This design comes from an exercise in tuning for small area, a short achievable clock period and few clock cycles on the open sky130 flow, not from production work.
In this exercise RTL edits were held to simulation tests only and were not proved equivalent to the original.
Some runs may be left out. An edit can pass the tests and still lose a function that they never use.

==> design/flow/design.v <==
module alu (
  input      [2:0]  sel,
  input      [31:0] a,
  input      [31:0] b,
  input      [4:0]  shamt,
  output reg [31:0] y
);
  localparam ADD = 3'd0, SUB = 3'd1, XOR = 3'd2, MUL = 3'd3, SLL = 3'd4, LUI = 3'd5;
  always @(*) begin
    case (sel)
      ADD:     y = a + b;
      SUB:     y = a - b;
      XOR:     y = a ^ b;
      MUL:     y = a * b;
      SLL:     y = b << shamt;
      LUI:     y = {b[15:0], 16'd0};
      default: y = a + b;
    endcase
  end
endmodule
module regfile (
  input             clk,
  input      [4:0]  ra1,
  input      [4:0]  ra2,
  output     [31:0] rd1,
  output     [31:0] rd2,
  input             we,
  input      [4:0]  wa,
  input      [31:0] wd
);
  reg [31:0] regs [1:31];
  always @(posedge clk) begin
    if (we && wa != 5'd0)
      regs[wa] <= wd;
  end
  assign rd1 = (ra1 == 5'd0) ? 32'd0 : (we && wa == ra1) ? wd : regs[ra1];
  assign rd2 = (ra2 == 5'd0) ? 32'd0 : (we && wa == ra2) ? wd : regs[ra2];
endmodule
module mips_cpu (
  input         clk,
  input         reset,
  output [31:0] imem_addr,
  input  [31:0] imem_rdata,
  output [31:0] dmem_addr,
  output [31:0] dmem_wdata,
  output        dmem_we,
  output        dmem_re,
  input  [31:0] dmem_rdata
);
  localparam OP_R    = 6'b000000;
  localparam OP_J    = 6'b000010;
  localparam OP_BEQ  = 6'b000100;
  localparam OP_BNE  = 6'b000101;
  localparam OP_ADDI = 6'b001000;
  localparam OP_LUI  = 6'b001111;
  localparam OP_LW   = 6'b100011;
  localparam OP_SW   = 6'b101011;
  localparam F_SLL   = 6'b000000;
  localparam F_MULTU = 6'b011001;
  localparam F_ADD   = 6'b100000;
  localparam F_ADDU  = 6'b100001;
  localparam F_SUB   = 6'b100010;
  localparam F_SUBU  = 6'b100011;
  localparam F_XOR   = 6'b100110;
  localparam ALU_ADD = 3'd0, ALU_SUB = 3'd1, ALU_XOR = 3'd2, ALU_MUL = 3'd3,
             ALU_SLL = 3'd4, ALU_LUI = 3'd5;
  reg  [31:0] pc;
  assign imem_addr = pc;
  reg         id_valid;
  reg  [31:0] id_inst;
  reg  [31:0] id_pc;
  reg         ex_valid;
  reg  [31:0] ex_pc;
  reg  [4:0]  ex_rs, ex_rt, ex_dest;
  reg  [31:0] ex_rs_val, ex_rt_val, ex_imm;
  reg  [4:0]  ex_shamt;
  reg  [2:0]  ex_alu;
  reg         ex_use_imm, ex_is_lw, ex_is_sw, ex_is_beq, ex_is_bne;
  reg         mem_valid;
  reg  [4:0]  mem_dest;
  reg  [31:0] mem_result, mem_sdata;
  reg         mem_is_lw, mem_is_sw;
  reg         wb_wen;
  reg  [4:0]  wb_dest;
  reg  [31:0] wb_val;
  wire [5:0]  op    = id_inst[31:26];
  wire [4:0]  rs    = id_inst[25:21];
  wire [4:0]  rt    = id_inst[20:16];
  wire [4:0]  rd    = id_inst[15:11];
  wire [5:0]  funct = id_inst[5:0];
  wire is_r    = (op == OP_R);
  wire r_ok    = is_r & (funct == F_ADD | funct == F_ADDU | funct == F_SUB |
                         funct == F_SUBU | funct == F_XOR | funct == F_MULTU |
                         funct == F_SLL);
  wire is_addi = (op == OP_ADDI);
  wire is_lui  = (op == OP_LUI);
  wire is_lw   = (op == OP_LW);
  wire is_sw   = (op == OP_SW);
  wire is_beq  = (op == OP_BEQ);
  wire is_bne  = (op == OP_BNE);
  wire is_j    = (op == OP_J);
  wire use_rs  = (r_ok & funct != F_SLL) | is_addi | is_lw | is_sw | is_beq | is_bne;
  wire use_rt  = r_ok | is_sw | is_beq | is_bne;
  wire [4:0] dest = r_ok ? rd : (is_addi | is_lui | is_lw) ? rt : 5'd0;
  reg [2:0] alu_sel;
  always @(*) begin
    alu_sel = ALU_ADD;
    if (r_ok) begin
      case (funct)
        F_SUB, F_SUBU: alu_sel = ALU_SUB;
        F_XOR:         alu_sel = ALU_XOR;
        F_MULTU:       alu_sel = ALU_MUL;
        F_SLL:         alu_sel = ALU_SLL;
        default:       alu_sel = ALU_ADD;
      endcase
    end else if (is_lui)
      alu_sel = ALU_LUI;
  end
  wire [31:0] simm = {{16{id_inst[15]}}, id_inst[15:0]};
  wire [31:0] rf_rs, rf_rt;
  regfile REG (
    .clk(clk),
    .ra1(rs), .ra2(rt), .rd1(rf_rs), .rd2(rf_rt),
    .we(wb_wen), .wa(wb_dest), .wd(wb_val)
  );
  wire stall = id_valid & ex_valid & ex_is_lw & (ex_dest != 5'd0) &
               ((use_rs & rs == ex_dest) | (use_rt & rt == ex_dest));
  wire fwd_mem_rs = mem_valid & (mem_dest != 5'd0) & (mem_dest == ex_rs);
  wire fwd_mem_rt = mem_valid & (mem_dest != 5'd0) & (mem_dest == ex_rt);
  wire fwd_wb_rs  = wb_wen & (wb_dest == ex_rs);
  wire fwd_wb_rt  = wb_wen & (wb_dest == ex_rt);
  wire [31:0] a = fwd_mem_rs ? mem_result : fwd_wb_rs ? wb_val : ex_rs_val;
  wire [31:0] b = fwd_mem_rt ? mem_result : fwd_wb_rt ? wb_val : ex_rt_val;
  wire [31:0] alu_y;
  alu ALU (
    .sel(ex_alu), .a(a), .b(ex_use_imm ? ex_imm : b), .shamt(ex_shamt), .y(alu_y)
  );
  wire        br_taken  = ex_valid & ((ex_is_beq & (a == b)) | (ex_is_bne & (a != b)));
  wire [31:0] br_target = ex_pc + 32'd4 + {ex_imm[29:0], 2'b00};
  wire        id_jump   = id_valid & is_j;
  wire [31:0] j_target  = {id_pc[31:28], id_inst[25:0], 2'b00};
  assign dmem_addr  = mem_result;
  assign dmem_wdata = mem_sdata;
  assign dmem_we    = mem_valid & mem_is_sw;
  assign dmem_re    = mem_valid & mem_is_lw;
  always @(posedge clk) begin
    if (reset) begin
      pc        <= 32'd0;
      id_valid  <= 1'b0;
      ex_valid  <= 1'b0;
      mem_valid <= 1'b0;
      wb_wen    <= 1'b0;
    end else begin
      if (br_taken) begin
        pc       <= br_target;
        id_valid <= 1'b0;
      end else if (stall) begin
        pc       <= pc;
      end else if (id_jump) begin
        pc       <= j_target;
        id_valid <= 1'b0;
      end else begin
        pc       <= pc + 32'd4;
        id_valid <= 1'b1;
      end
      ex_valid  <= id_valid & ~br_taken & ~stall;
      mem_valid <= ex_valid;
      wb_wen    <= mem_valid & (mem_dest != 5'd0);
    end
    if (!br_taken && !stall && !id_jump) begin
      id_inst <= imem_rdata;
      id_pc   <= pc;
    end
    ex_pc      <= id_pc;
    ex_rs      <= rs;
    ex_rt      <= rt;
    ex_dest    <= dest;
    ex_rs_val  <= rf_rs;
    ex_rt_val  <= rf_rt;
    ex_imm     <= simm;
    ex_shamt   <= id_inst[10:6];
    ex_alu     <= alu_sel;
    ex_use_imm <= is_addi | is_lw | is_sw | is_lui;
    ex_is_lw   <= is_lw;
    ex_is_sw   <= is_sw;
    ex_is_beq  <= is_beq;
    ex_is_bne  <= is_bne;
    mem_dest   <= ex_dest;
    mem_result <= alu_y;
    mem_sdata  <= b;
    mem_is_lw  <= ex_is_lw;
    mem_is_sw  <= ex_is_sw;
    wb_dest    <= mem_dest;
    wb_val     <= mem_is_lw ? dmem_rdata : mem_result;
  end
endmodule
==> design/flow/run.sh <==
#!/bin/bash
# synth_recipe.tcl (not shown) runs the flow's synth.tcl, then flattens the netlist and writes it again
# the make line also repeats each setting of config.mk as NAME=value (left out here)
make -C /OpenROAD-flow-scripts/flow DESIGN_CONFIG=/design/flow/config.mk WORK_HOME=/design/flow/orfs CLKGATE_MAP_FILE= SYNTH_SCRIPT=/design/flow/synth_recipe.tcl finish
==> design/flow/config.mk <==
export PLATFORM = sky130hd
export DESIGN_NAME = mips_cpu
export DESIGN_NICKNAME = mips_cpu
export VERILOG_FILES = /design/flow/design.v
export SDC_FILE = /design/flow/constraint.sdc
export NUM_CORES = 4
export LEC_CHECK = 0
export CAP_MARGIN = 20
export CORE_MARGIN = 2
export CORE_UTILIZATION = 40
export SLEW_MARGIN = 20
==> design/flow/constraint.sdc <==
create_clock -name core_clock -period 11.5 [get_ports {clk}]
set_input_delay 2.3000 -clock core_clock [delete_from_list [all_inputs] [get_ports {clk}]]
set_output_delay 2.3000 -clock core_clock [all_outputs]
set_load 0.01 [all_outputs]
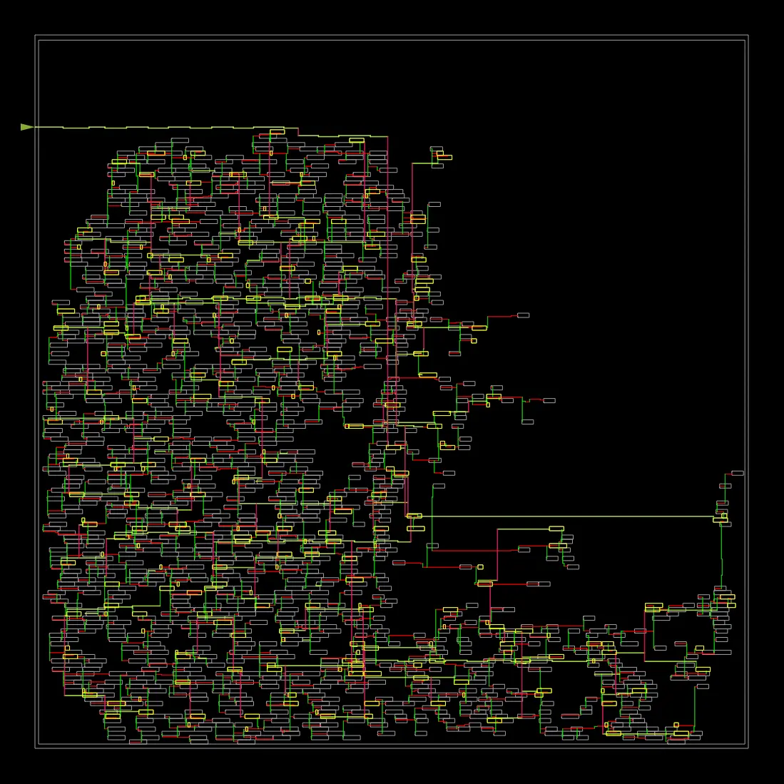
Figure 1: run 1, clock routing.
clk_buf instances: 186
clock insertion delay at the later pin of the skew report: 800 ps

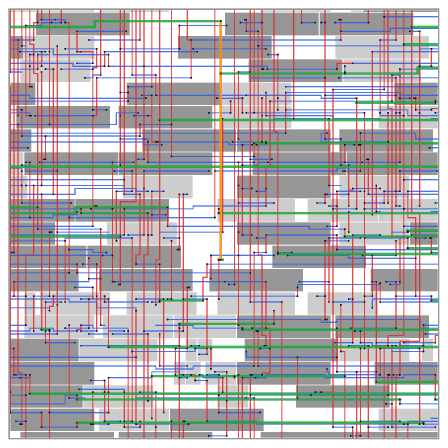
Figure 2: run 1, close-up of the layout.
Window x 89 to 139, y 89 to 139 um. Cells in gray, sequential cells in the stronger gray; small squares are vias.
| color | layer |
|---|---|
| orange | met4 |
| green | met3 |
| red | met2 |
| blue | met1 |
cells with their middle in the window: 72
netlist names of flops here include: REG.regs (37)
sequential cells in the window: 37
most frequent: edfxtp_1 (37), mux4_2 (20), clkbuf_16 (4)

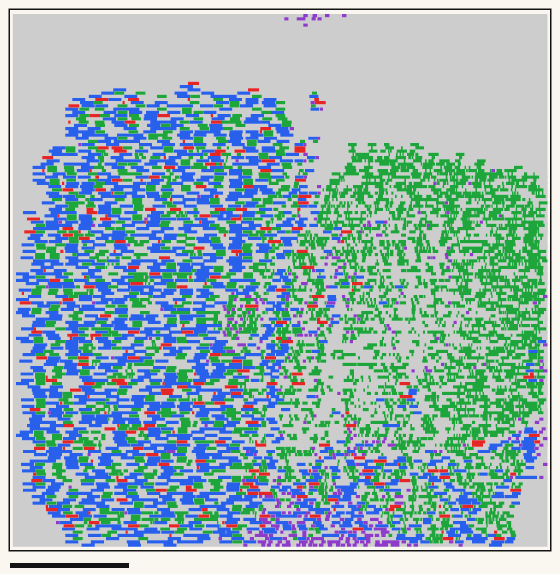
Figure 3: run 1, placed cells, one color a class.
The bar under the picture is 100 um long. Fill, decap, tap and diode cells in gray.
| color | class | cells | share of their area |
|---|---|---|---|
| red | clock drivers and dummy loads | 263 | 5.5% |
| green | all other logic | 4371 | 48% |
| blue | flip-flops | 1335 | 42% |
| purple | other buffers and delay cells | 385 | 3.9% |
core outline area: 202000 um2
post-layout util: 45.4%
Placement Rows: 165
Seq area share: 40.7%

==> notes.md, run 1 <==
The setup TNS is 0 ps. The required arrival time at the worst endpoint is between 10000 and 15000 ps. In the layout the tool counted multi-input logic cells amounting to 3912. The area growth from synthesis to layout is 12.9%. The number of hold buffers added after CTS came out at 0. The buffer depth of the longest clock path came out at 3. The number of synthesized flops with an enable pin is 1056. The flip-flop and latch count after synthesis came out at ~1300. The final max-slew violation count came out at 0. The number of H-tree levels is 4. The flow ran to the end and the layout has no timing, DRC or antenna violations.

The final worst setup slack came out at 1070 ps. The number of well taps came out at 2672. The remaining global-route overflow came out at 0.

The number of CTS-inserted buffers is 144. After routing the design area is 91700 um2. The total of plain and repair buffers excluding clock buffers is 385.

Among all flip-flop cells after synthesis, the most frequent one is sky130_fd_sc_hd__edfxtp_1. Global routing used about 43% of the available met2 tracks. The slowest stage of the critical path is the sky130_fd_sc_hd__dfxtp_1 cell. TritonCTS built the clock tree. The number of diodes added for antenna fixing came out at 6.

The min-delay analysis places its worst path in the category reg -> reg. The die span in x is 455 um. STA classifies the critical path endpoint as a flop. The number of DRC markers in iteration 0 is 6564.

Measured against its own limit, the worst slew margin works out to between 20% and 30%. Leaving out fill and tap cells, the most frequent cells in the layout are sky130_fd_sc_hd__edfxtp_1 (1056), sky130_fd_sc_hd__nor2_1 (606), sky130_fd_sc_hd__mux4_2 (594). The number of nets in the layout is 6942. The final worst clock skew is 64.5 ps. The first global-routing pass estimated 402 mm of wire. Once placement completed, the tool counted placed cells totaling 8763.

The number of antenna violations at the first check in global routing is 16. The number of warning messages in the yosys log is 3. The final cell count without fillers is 9032.

The routed length on met1 came out at 108 mm. The pin count of the biggest net entering global routing came out at 124. The number of max-cap violations is 0. The worst hold-check slack is around 330 ps. The average size of a mapped cell is between 10 and 15 um2. The proportion of netlist area held by the largest area contributor is 39.0%. The portion of the post-synthesis area used by sequential elements is 45.9%.
Testbench counts for the RTL of run 1, summed over its fixed seeds: cycles 73,176.
-- run 1: registers in the layout, summed over array words and instances, names as in the netlist, 12 cells and up --
register,cells
ex_imm,12
pc,32
ex_rt_val,32
REG.regs,992
ex_pc,32
wb_val,32
mem_sdata,32
ex_rs_val,32
mem_result,32
id_pc,32
id_inst,32
-- run 1: final timing paths --
path | start | end | slack (ps) | cells past startpoint
worst min register to register | ex_is_sw$_DFF_P_ | mem_is_sw$_DFF_P_ | 330 | 0
worst max-delay path | wb_dest[3]$_DFF_P_ | mem_result[31]$_DFF_P_ | 1070 | 30
worst max register to register | wb_dest[3]$_DFF_P_ | mem_result[31]$_DFF_P_ | 1070 | 30
worst min-delay path | ex_is_sw$_DFF_P_ | mem_is_sw$_DFF_P_ | 330 | 0
-- run 1: cell families (layout without fill, tap and decap cells) --
| family | count (synthesis) | in the layout | synth area share, % |
|---|---|---|---|
| xor gates and xnor gates | 245 | 245 | 2.77 |
| muxes | 845 | 845 | 19.6 |
| buffers and inverters | 867 | 1107 | 4.08 |
| other | 0 | 6 | 0 |
| DFF | 1335 | 1335 | 45.9 |
| adders and majority gates | 639 | 639 | 13.6 |
| and+or+nand+nor | 1334 | 1334 | 7.22 |
| AOI/OAI and AO/OA | 849 | 849 | 6.78 |
-- run 1: synth_stat cells (all sizes together) (20+ instances only) --
library cell / n
o221ai: 32
clkbuf: 315
mux2: 48
o21ai: 146
ha: 229
inv: 447
nor2: 644
mux4: 594
o21a: 20
and3: 20
a221o: 20
a21oi: 272
nor3: 69
nand2: 306
buf: 93
nand2b: 32
a221oi: 20
xor2: 61
nand3: 82
a211oi: 89
o22ai: 29
mux2i: 203
fa: 410
a21o: 40
a31oi: 55
xnor2: 176
dfxtp: 279
nor4: 25
edfxtp: 1056
and2: 51
-- run 1: critical path: cells and delay by family, from the launching register on --
kind	cells	cell delay, ps
xor gates and xnor gates	11	2310
AOI/OAI and AO/OA	2	750
and+or+nand+nor	3	1070
adders and majority gates	9	4090
DFF	1	610
muxes	1	440
buffers and inverters	4	1010
--- run 2: outline of the changes from run 1 ---
design/flow/design.v: 196 -> 825 lines; modules unchanged: 1
  alu: edited, 20 -> 14 lines
  mul_tree: new, 614 lines
  mips_cpu: edited, 158 -> 179 lines
==> module mips_cpu as of run 2 <==
module mips_cpu (
  input         clk,
  input         reset,
  output [31:0] imem_addr,
  input  [31:0] imem_rdata,
  output [31:0] dmem_addr,
  output [31:0] dmem_wdata,
  output        dmem_we,
  output        dmem_re,
  input  [31:0] dmem_rdata
);
  localparam OP_R    = 6'b000000;
  localparam OP_J    = 6'b000010;
  localparam OP_BEQ  = 6'b000100;
  localparam OP_BNE  = 6'b000101;
  localparam OP_ADDI = 6'b001000;
  localparam OP_LUI  = 6'b001111;
  localparam OP_LW   = 6'b100011;
  localparam OP_SW   = 6'b101011;
  localparam F_SLL   = 6'b000000;
  localparam F_MULTU = 6'b011001;
  localparam F_ADD   = 6'b100000;
  localparam F_ADDU  = 6'b100001;
  localparam F_SUB   = 6'b100010;
  localparam F_SUBU  = 6'b100011;
  localparam F_XOR   = 6'b100110;
  reg  [29:0] pc;                  
  reg         id_valid;
  reg  [31:0] id_inst;
  reg         id_pred;             
  reg  [29:0] id_alt;              
  reg  [4:0]  ex_dest;             
  reg  [31:0] ex_a, ex_b, ex_sd;
  reg         fa_mem, fa_wb, fb_mem, fb_wb, fs_mem, fs_wb;
  reg  [4:0]  ex_shamt;
  reg         ex_sub, ex_xor, ex_sll;
  reg         ex_lw, ex_sw, ex_mul, ex_br, ex_bne, ex_pred;
  reg  [29:0] ex_alt;
  reg  [4:0]  mem_dest;
  reg  [31:0] mem_result, mem_sdata, mem_a3;
  reg         mem_we, mem_re, mem_mul;
  reg  [4:0]  wb_dest;
  reg  [31:0] wb_val, wb_c;
  wire        mispredict;
  wire [29:0] ex_target;
  wire        stall;
  assign imem_addr = {pc, 2'b00};
  wire [31:0] fi     = imem_rdata;
  wire [5:0]  f_op   = fi[31:26];
  wire        f_j    = (f_op == OP_J);
  wire        f_br   = (f_op[5:1] == 5'b00010);
  wire        f_pred = f_br & (f_op[0] ^ (fi[25:21] == fi[20:16]));
  wire [29:0] pc1    = pc + 30'd1;
  wire [16:0] t_lo   = {1'b0, pc1[15:0]} + {1'b0, fi[15:0]};
  wire [13:0] hi_p   = pc1[29:16] + 14'd1;
  wire [13:0] hi_m   = pc1[29:16] - 14'd1;
  wire [13:0] t_hi   = (fi[15] == t_lo[16]) ? pc1[29:16] : t_lo[16] ? hi_p : hi_m;
  wire [29:0] f_tgt  = {t_hi, t_lo[15:0]};
  reg  [29:0] npc;
  always @(*) begin
    if (mispredict)  npc = ex_alt;
    else if (stall)  npc = pc;
    else if (f_j)    npc = {pc[29:26], fi[25:0]};
    else if (f_pred) npc = f_tgt;
    else             npc = pc1;
  end
  wire [5:0]  op    = id_inst[31:26];
  wire [4:0]  rs    = id_inst[25:21];
  wire [4:0]  rt    = id_inst[20:16];
  wire [4:0]  rd    = id_inst[15:11];
  wire [5:0]  funct = id_inst[5:0];
  wire is_r    = (op == OP_R);
  wire r_ok    = is_r & (funct == F_ADD | funct == F_ADDU | funct == F_SUB |
                         funct == F_SUBU | funct == F_XOR | funct == F_MULTU |
                         funct == F_SLL);
  wire is_sub  = is_r & (funct == F_SUB | funct == F_SUBU);
  wire is_xor  = is_r & (funct == F_XOR);
  wire is_sll  = is_r & (funct == F_SLL);
  wire is_mul  = is_r & (funct == F_MULTU);
  wire is_addi = (op == OP_ADDI);
  wire is_lui  = (op == OP_LUI);
  wire is_lw   = (op == OP_LW);
  wire is_sw   = (op == OP_SW);
  wire is_beq  = (op == OP_BEQ);
  wire is_bne  = (op == OP_BNE);
  wire use_rs  = (r_ok & ~is_sll) | is_addi | is_lw | is_sw | is_beq | is_bne;
  wire use_rt  = r_ok | is_sw | is_beq | is_bne;
  wire use_imm = is_addi | is_lui | is_lw | is_sw | is_mul;
  wire [4:0] dest = r_ok ? rd : (is_addi | is_lui | is_lw) ? rt : 5'd0;
  wire [31:0] imm_val = is_lui ? {id_inst[15:0], 16'd0} :
                        is_mul ? 32'd0 : {{16{id_inst[15]}}, id_inst[15:0]};
  wire [31:0] wd = wb_val + wb_c;
  wire [31:0] rf_rs, rf_rt;
  regfile REG (
    .clk(clk),
    .ra1(rs), .ra2(rt), .rd1(rf_rs), .rd2(rf_rt),
    .we(wb_dest != 5'd0), .wa(wb_dest), .wd(wd)
  );
  wire ex_long  = ex_lw | ex_mul;
  wire hz_ex    = ex_long & (ex_dest != 5'd0) &
                  ((use_rs & rs == ex_dest) | (use_rt & rt == ex_dest));
  wire hz_mem   = mem_mul & (mem_dest != 5'd0) &
                  ((use_rs & rs == mem_dest) | (use_rt & rt == mem_dest));
  assign stall  = id_valid & (hz_ex | hz_mem);
  wire go = id_valid & ~stall & ~mispredict;
  wire [31:0] a  = fa_mem ? mem_result : fa_wb ? wb_val : ex_a;
  wire [31:0] b  = fb_mem ? mem_result : fb_wb ? wb_val : ex_b;
  wire [31:0] sd = fs_mem ? mem_result : fs_wb ? wb_val : ex_sd;
  wire [31:0] alu_y;
  alu ALU (
    .sub(ex_sub), .sel_xor(ex_xor), .sel_sll(ex_sll),
    .a(a), .b(b), .shamt(ex_shamt), .y(alu_y)
  );
  wire [31:0] a3 = a + {a[30:0], 1'b0};
  wire br_eq = (a == b);
  assign mispredict = ex_br & ((br_eq ^ ex_bne) ^ ex_pred);
  assign dmem_addr  = mem_result;
  assign dmem_wdata = mem_sdata;
  assign dmem_we    = mem_we;
  assign dmem_re    = mem_re;
  wire [31:0] mul_s, mul_c;
  mul_tree MUL (.a(mem_result), .a3(mem_a3), .b(mem_sdata), .s(mul_s), .c(mul_c));
  always @(posedge clk) begin
    if (reset) begin
      pc       <= 30'd0;
      id_valid <= 1'b0;
      ex_dest  <= 5'd0;
      ex_lw    <= 1'b0;
      ex_sw    <= 1'b0;
      ex_mul   <= 1'b0;
      ex_br    <= 1'b0;
      mem_dest <= 5'd0;
      mem_we   <= 1'b0;
      mem_re   <= 1'b0;
      mem_mul  <= 1'b0;
      wb_dest  <= 5'd0;
    end else begin
      pc <= npc;
      if (mispredict)  id_valid <= 1'b0;
      else if (!stall) id_valid <= 1'b1;
      ex_dest  <= go ? dest : 5'd0;
      ex_lw    <= go & is_lw;
      ex_sw    <= go & is_sw;
      ex_mul   <= go & is_mul;
      ex_br    <= go & (is_beq | is_bne);
      mem_dest <= ex_dest;
      mem_we   <= ex_sw;
      mem_re   <= ex_lw;
      mem_mul  <= ex_mul;
      wb_dest  <= mem_dest;
    end
    if (!stall) begin
      id_inst <= fi;
      id_pred <= f_pred;
      id_alt  <= f_pred ? pc1 : f_tgt;
    end
    ex_a     <= use_rs ? rf_rs : 32'd0;
    ex_b     <= use_imm ? imm_val : rf_rt;
    ex_sd    <= rf_rt;
    fa_mem   <= use_rs & (ex_dest != 5'd0) & (rs == ex_dest);
    fa_wb    <= use_rs & (mem_dest != 5'd0) & (rs == mem_dest);
    fb_mem   <= ~use_imm & (ex_dest != 5'd0) & (rt == ex_dest);
    fb_wb    <= ~use_imm & (mem_dest != 5'd0) & (rt == mem_dest);
    fs_mem   <= (ex_dest != 5'd0) & (rt == ex_dest);
    fs_wb    <= (mem_dest != 5'd0) & (rt == mem_dest);
    ex_shamt <= id_inst[10:6];
    ex_sub   <= is_sub;
    ex_xor   <= is_xor;
    ex_sll   <= is_sll;
    ex_bne   <= is_bne;
    ex_pred  <= id_pred;
    ex_alt   <= id_alt;
    mem_result <= alu_y;
    mem_sdata  <= sd;
    mem_a3     <= a3;
    wb_val <= mem_mul ? mul_s : mem_re ? dmem_rdata : mem_result;
    wb_c   <= mem_mul ? mul_c : 32'd0;
  end
endmodule
==> module alu as of run 2 <==
module alu (
  input             sub,
  input             sel_xor,
  input             sel_sll,
  input      [31:0] a,
  input      [31:0] b,
  input      [4:0]  shamt,
  output     [31:0] y
);
  wire [31:0] sum = a + (b ^ {32{sub}}) + {31'd0, sub};
  wire [31:0] xo  = a ^ b;
  wire [31:0] sh  = b << shamt;
  assign y = sel_xor ? xo : sel_sll ? sh : sum;
endmodule
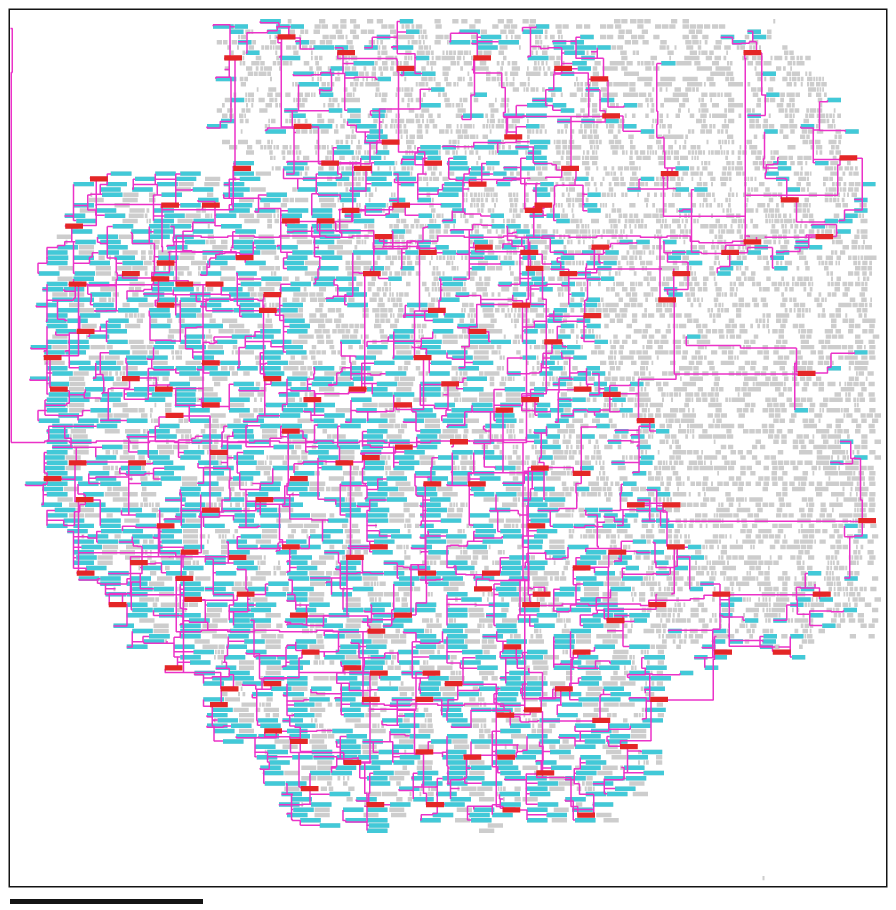
Figure 4: run 2, clock distribution.
The bar under the picture is 100 um long.
[magenta] clock wires | length: 18800 um
[red] cells driving clock nets | count: 160
[cyan] flip-flops | count: 1413
routed clock nets: 161
worst setup skew after layout: 59.9 ps

==> notes.md, run 2 <==
Status: complete, no violations (unchanged). Commonest cells after routing, fill and taps aside: sky130_fd_sc_hd__edfxtp_1 (1055), sky130_fd_sc_hd__mux4_2 (480), sky130_fd_sc_hd__mux2i_1 (430) (was sky130_fd_sc_hd__edfxtp_1 (1056), sky130_fd_sc_hd__nor2_1 (606), sky130_fd_sc_hd__mux4_2 (594)). The startpoint of the worst-slack reg-to-reg timing path is pc[0]$_SDFFE_PP0P_ (was wb_dest[3]$_DFF_P_). The total of plain and repair buffers excluding clock buffers is 363 (was 385). The launching element of the worst setup path was imem_rdata[0] (was wb_dest[3]$_DFF_P_). The pin count of the biggest net entering global routing is 122 (was 124). The cell with the largest stage delay on the worst path is sky130_fd_sc_hd__o31ai_1 (was sky130_fd_sc_hd__dfxtp_1).

The end of the critical path is id_alt[28]$_DFFE_PN_ (was mem_result[31]$_DFF_P_). The clock tree from TritonCTS is built (unchanged). The final cell count without fillers was 9222 (was 9032). The remaining global-route overflow is 0 (unchanged). The met1 usage in global routing is 36.5% (was 35.4%). The count of multi-input combinational gates is 4287 (was 3912). The terminus of the critical flop-to-flop path is id_alt[28]$_DFFE_PN_ (was mem_result[31]$_DFF_P_). The logic depth of the worst register-to-register path came out at 21 (was 30). The flip-flop and latch count after synthesis is 1413 (was 1335). The final max-slew violation count was 0 (unchanged). The wire length of the first global-routing pass came to 408 mm (was 402 mm). The number of H-tree levels is 4 (unchanged). The number of well taps was 2656 (was 2672). The register share of the cell area came out at 42.7% (was 40.7%). The count of final hold-check violations came out at 0 (unchanged). The area growth from synthesis to layout came out at 12.7% (was 12.9%). The number of diodes added for antenna fixing is 2 (was 6). The kind of cell with the highest combined delay on the critical path is compound AO/OA/AOI/OAI gates (was adder cells). The normalized max-slew margin came to 9.52% (was 20.4%). The number of buffers and inverters on the critical path is 4 (unchanged). The proportion of netlist area held by the largest area contributor came out at 39.2% (was 39.0%). The class of the tightest hold or removal check is reg -> reg (unchanged).

The average size of a mapped cell is 12.5 um2 (was 13.3 um2). The number of DRC markers in iteration 0 is 7105 (was 6564). The slack of the worst reg-to-reg path is 5590 ps (was 1070 ps).

The number of cells in the design after placement is 8925 (was 8763). The kind of capture point of the worst setup path was a flop (unchanged). The number of hold buffers added after CTS came out at 0 (unchanged). The most crowded layer after global routing was met2 (unchanged).

The number of nets in the layout is 6754 (was 6942). The number of antenna violations at the first check in global routing came out at 9 (was 16). The number of max-cap violations is 0 (unchanged). The buffer depth of the longest clock path came out at 3 (unchanged). The detail-routed net length per standard cell was 30.6 um (was 31.2 um).

The register ranked first by flip-flop count is REG.regs (unchanged). The portion of the post-synthesis area used by sequential elements is 48.1% (was 45.9%). The flip-flop count of the largest register, all copies and words added is 992 (unchanged). The most common flop cell mapped by yosys is sky130_fd_sc_hd__edfxtp_1 (unchanged). The depth of the critical timing path with buffers and inverters included came out at 18 (was 30). The number of rows created at floorplan is 164 (was 165). The async set or reset register ratio after synthesis is 0% (unchanged). The required arrival time at the worst endpoint came out at 12090 ps (was 12160 ps). Commonest cells in the synthesized netlist: sky130_fd_sc_hd__edfxtp_1 (1055), sky130_fd_sc_hd__mux4_2 (480), sky130_fd_sc_hd__mux2i_1 (430), sky130_fd_sc_hd__nor2_1 (419), sky130_fd_sc_hd__clkbuf_1 (407) (was sky130_fd_sc_hd__edfxtp_1 (1056), sky130_fd_sc_hd__nor2_1 (644), sky130_fd_sc_hd__mux4_2 (594), sky130_fd_sc_hd__inv_1 (437), sky130_fd_sc_hd__fa_1 (410)). The global-route met2 utilization came out at 42.1% (was 43.2%). The setup TNS is 0 ps (unchanged).

The die span in x is 453 um (was 455 um). The number of synthesized flops with an enable pin came out at 1055 (was 1056).
Testbench counts for the RTL of run 2, summed over its fixed seeds: cycles 63,778.
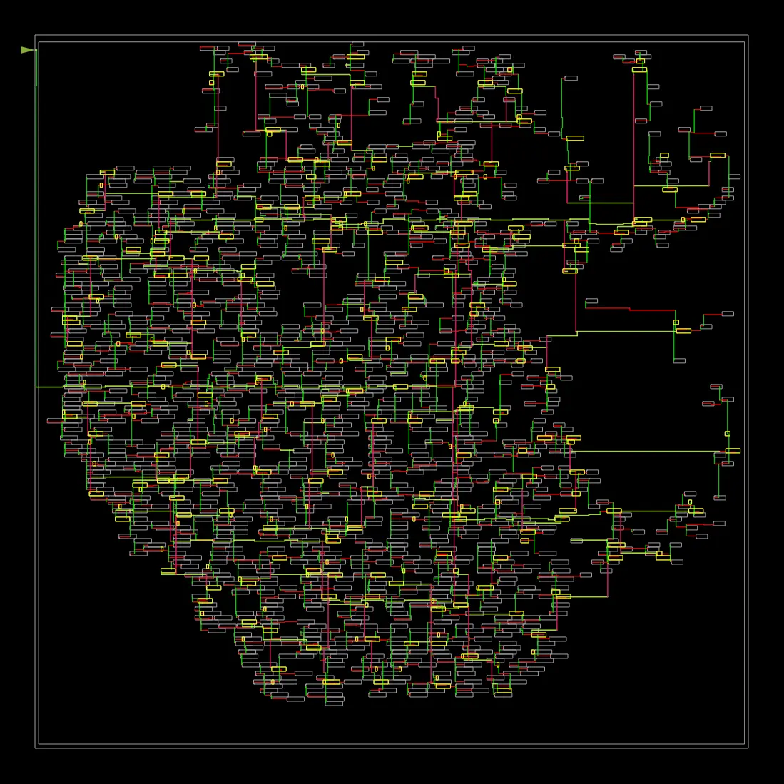
Figure 5: run 2, clock routing.
clk_buf instances: 208
number of buffers created by CTS: 160
CTS sink cnt: 1413

==> run 2: changes by cell type after synthesis, sizes merged, moves of 78 or more <==
cell | before | now
mux2i | 203 | 430
a211oi | 89 | 167
xnor2 | 176 | 261
dfxtp | 279 | 358
clkbuf | 315 | 408
inv | 447 | 204
xor2 | 61 | 165
a221oi | 20 | 184
fa | 410 | 114
mux4 | 594 | 480
ha | 229 | 143
nor2 | 644 | 419
o21ai | 146 | 281
a22o | 8 | 180
==> run 2: kinds of logic (layout without fill, tap and decap cells) <==
family	Yosys count	count (layout)	synth area share, %
multiplexers	971	971	19.6
adder cells (fa/ha/maj)	258	258	5.06
XOR/XNOR	426	426	4.65
buffers and inverters	740	864	3.48
AND/OR/NAND/NOR	1159	1159	6.63
flip-flops	1413	1413	48.1
AO/OA/AOI/OAI	1471	1471	12.5
other	1	4	0.00465
==> run 2: worst min path at each step <==
stage                               endpoint  slack [ps]  cells past startpoint                  from
after floorplan            ex_alt[0]$_DFF_P_         320                      0   id_alt[0]$_DFFE_PN_
after global placement    ex_alt[16]$_DFF_P_         320                      0  id_alt[16]$_DFFE_PN_
after detailed placement  ex_alt[16]$_DFF_P_         330                      0  id_alt[16]$_DFFE_PN_
after CTS                 ex_alt[16]$_DFF_P_         340                      0  id_alt[16]$_DFFE_PN_
after global routing      ex_alt[16]$_DFF_P_         350                      0  id_alt[16]$_DFFE_PN_
final                     ex_alt[16]$_DFF_P_         340                      0  id_alt[16]$_DFFE_PN_
==> run 2: layer usage <==
metal	vias to the layer above	share of wire (%)
met5	-	0.0099
met4	4	5.6
met3	679	8.8
met2	3123	46
met1	29400	40
li1	24800	-
==> run 2: metrics by stage <==
step	worst slack (ps)	hold slack [ps]	utilization [%]	area [um2]
finish	5020	339	45.5	91000
global route	4770	346	45.5	91000
CTS	5050	338	45.5	91000
detailed placement	4180	327	42.8	85700
global placement	4210	324	42.8	85700
floorplan	5650	323	-	80700

-- separate check: timing with driven ports --
In the flow no input, the clock included, has a driving cell. The finished layouts below were timed again as built, in two steps.
Step 1 sets driving cells, clkbuf_16 on the clock port and buf_2 on the other inputs (assumed; they add their load-dependent delay and slew).
Step 2 times the ports against the registers' clock, not the clock port: input delays grow and output delays shrink by t, the midpoint of the rising clock arrivals with the driver on.
a / b / c = ideal / step 1 / step 2; a / b = the first two.
| run | t, ns | setup WS [ns] | pins driven straight from the clock port |
|---|---|---|---|
| run 1 | 0.849 | 1.072 / 1.072 / 1.072 | 1 |
| run 2 | 0.890 | 5.022 / 5.079 / 4.189 | 1 |
After both steps every run listed still meets setup and hold. For run 2, which loses most, drivers alone change the setup slack by +0.057 ns; drivers and shift together by -0.833 ns.
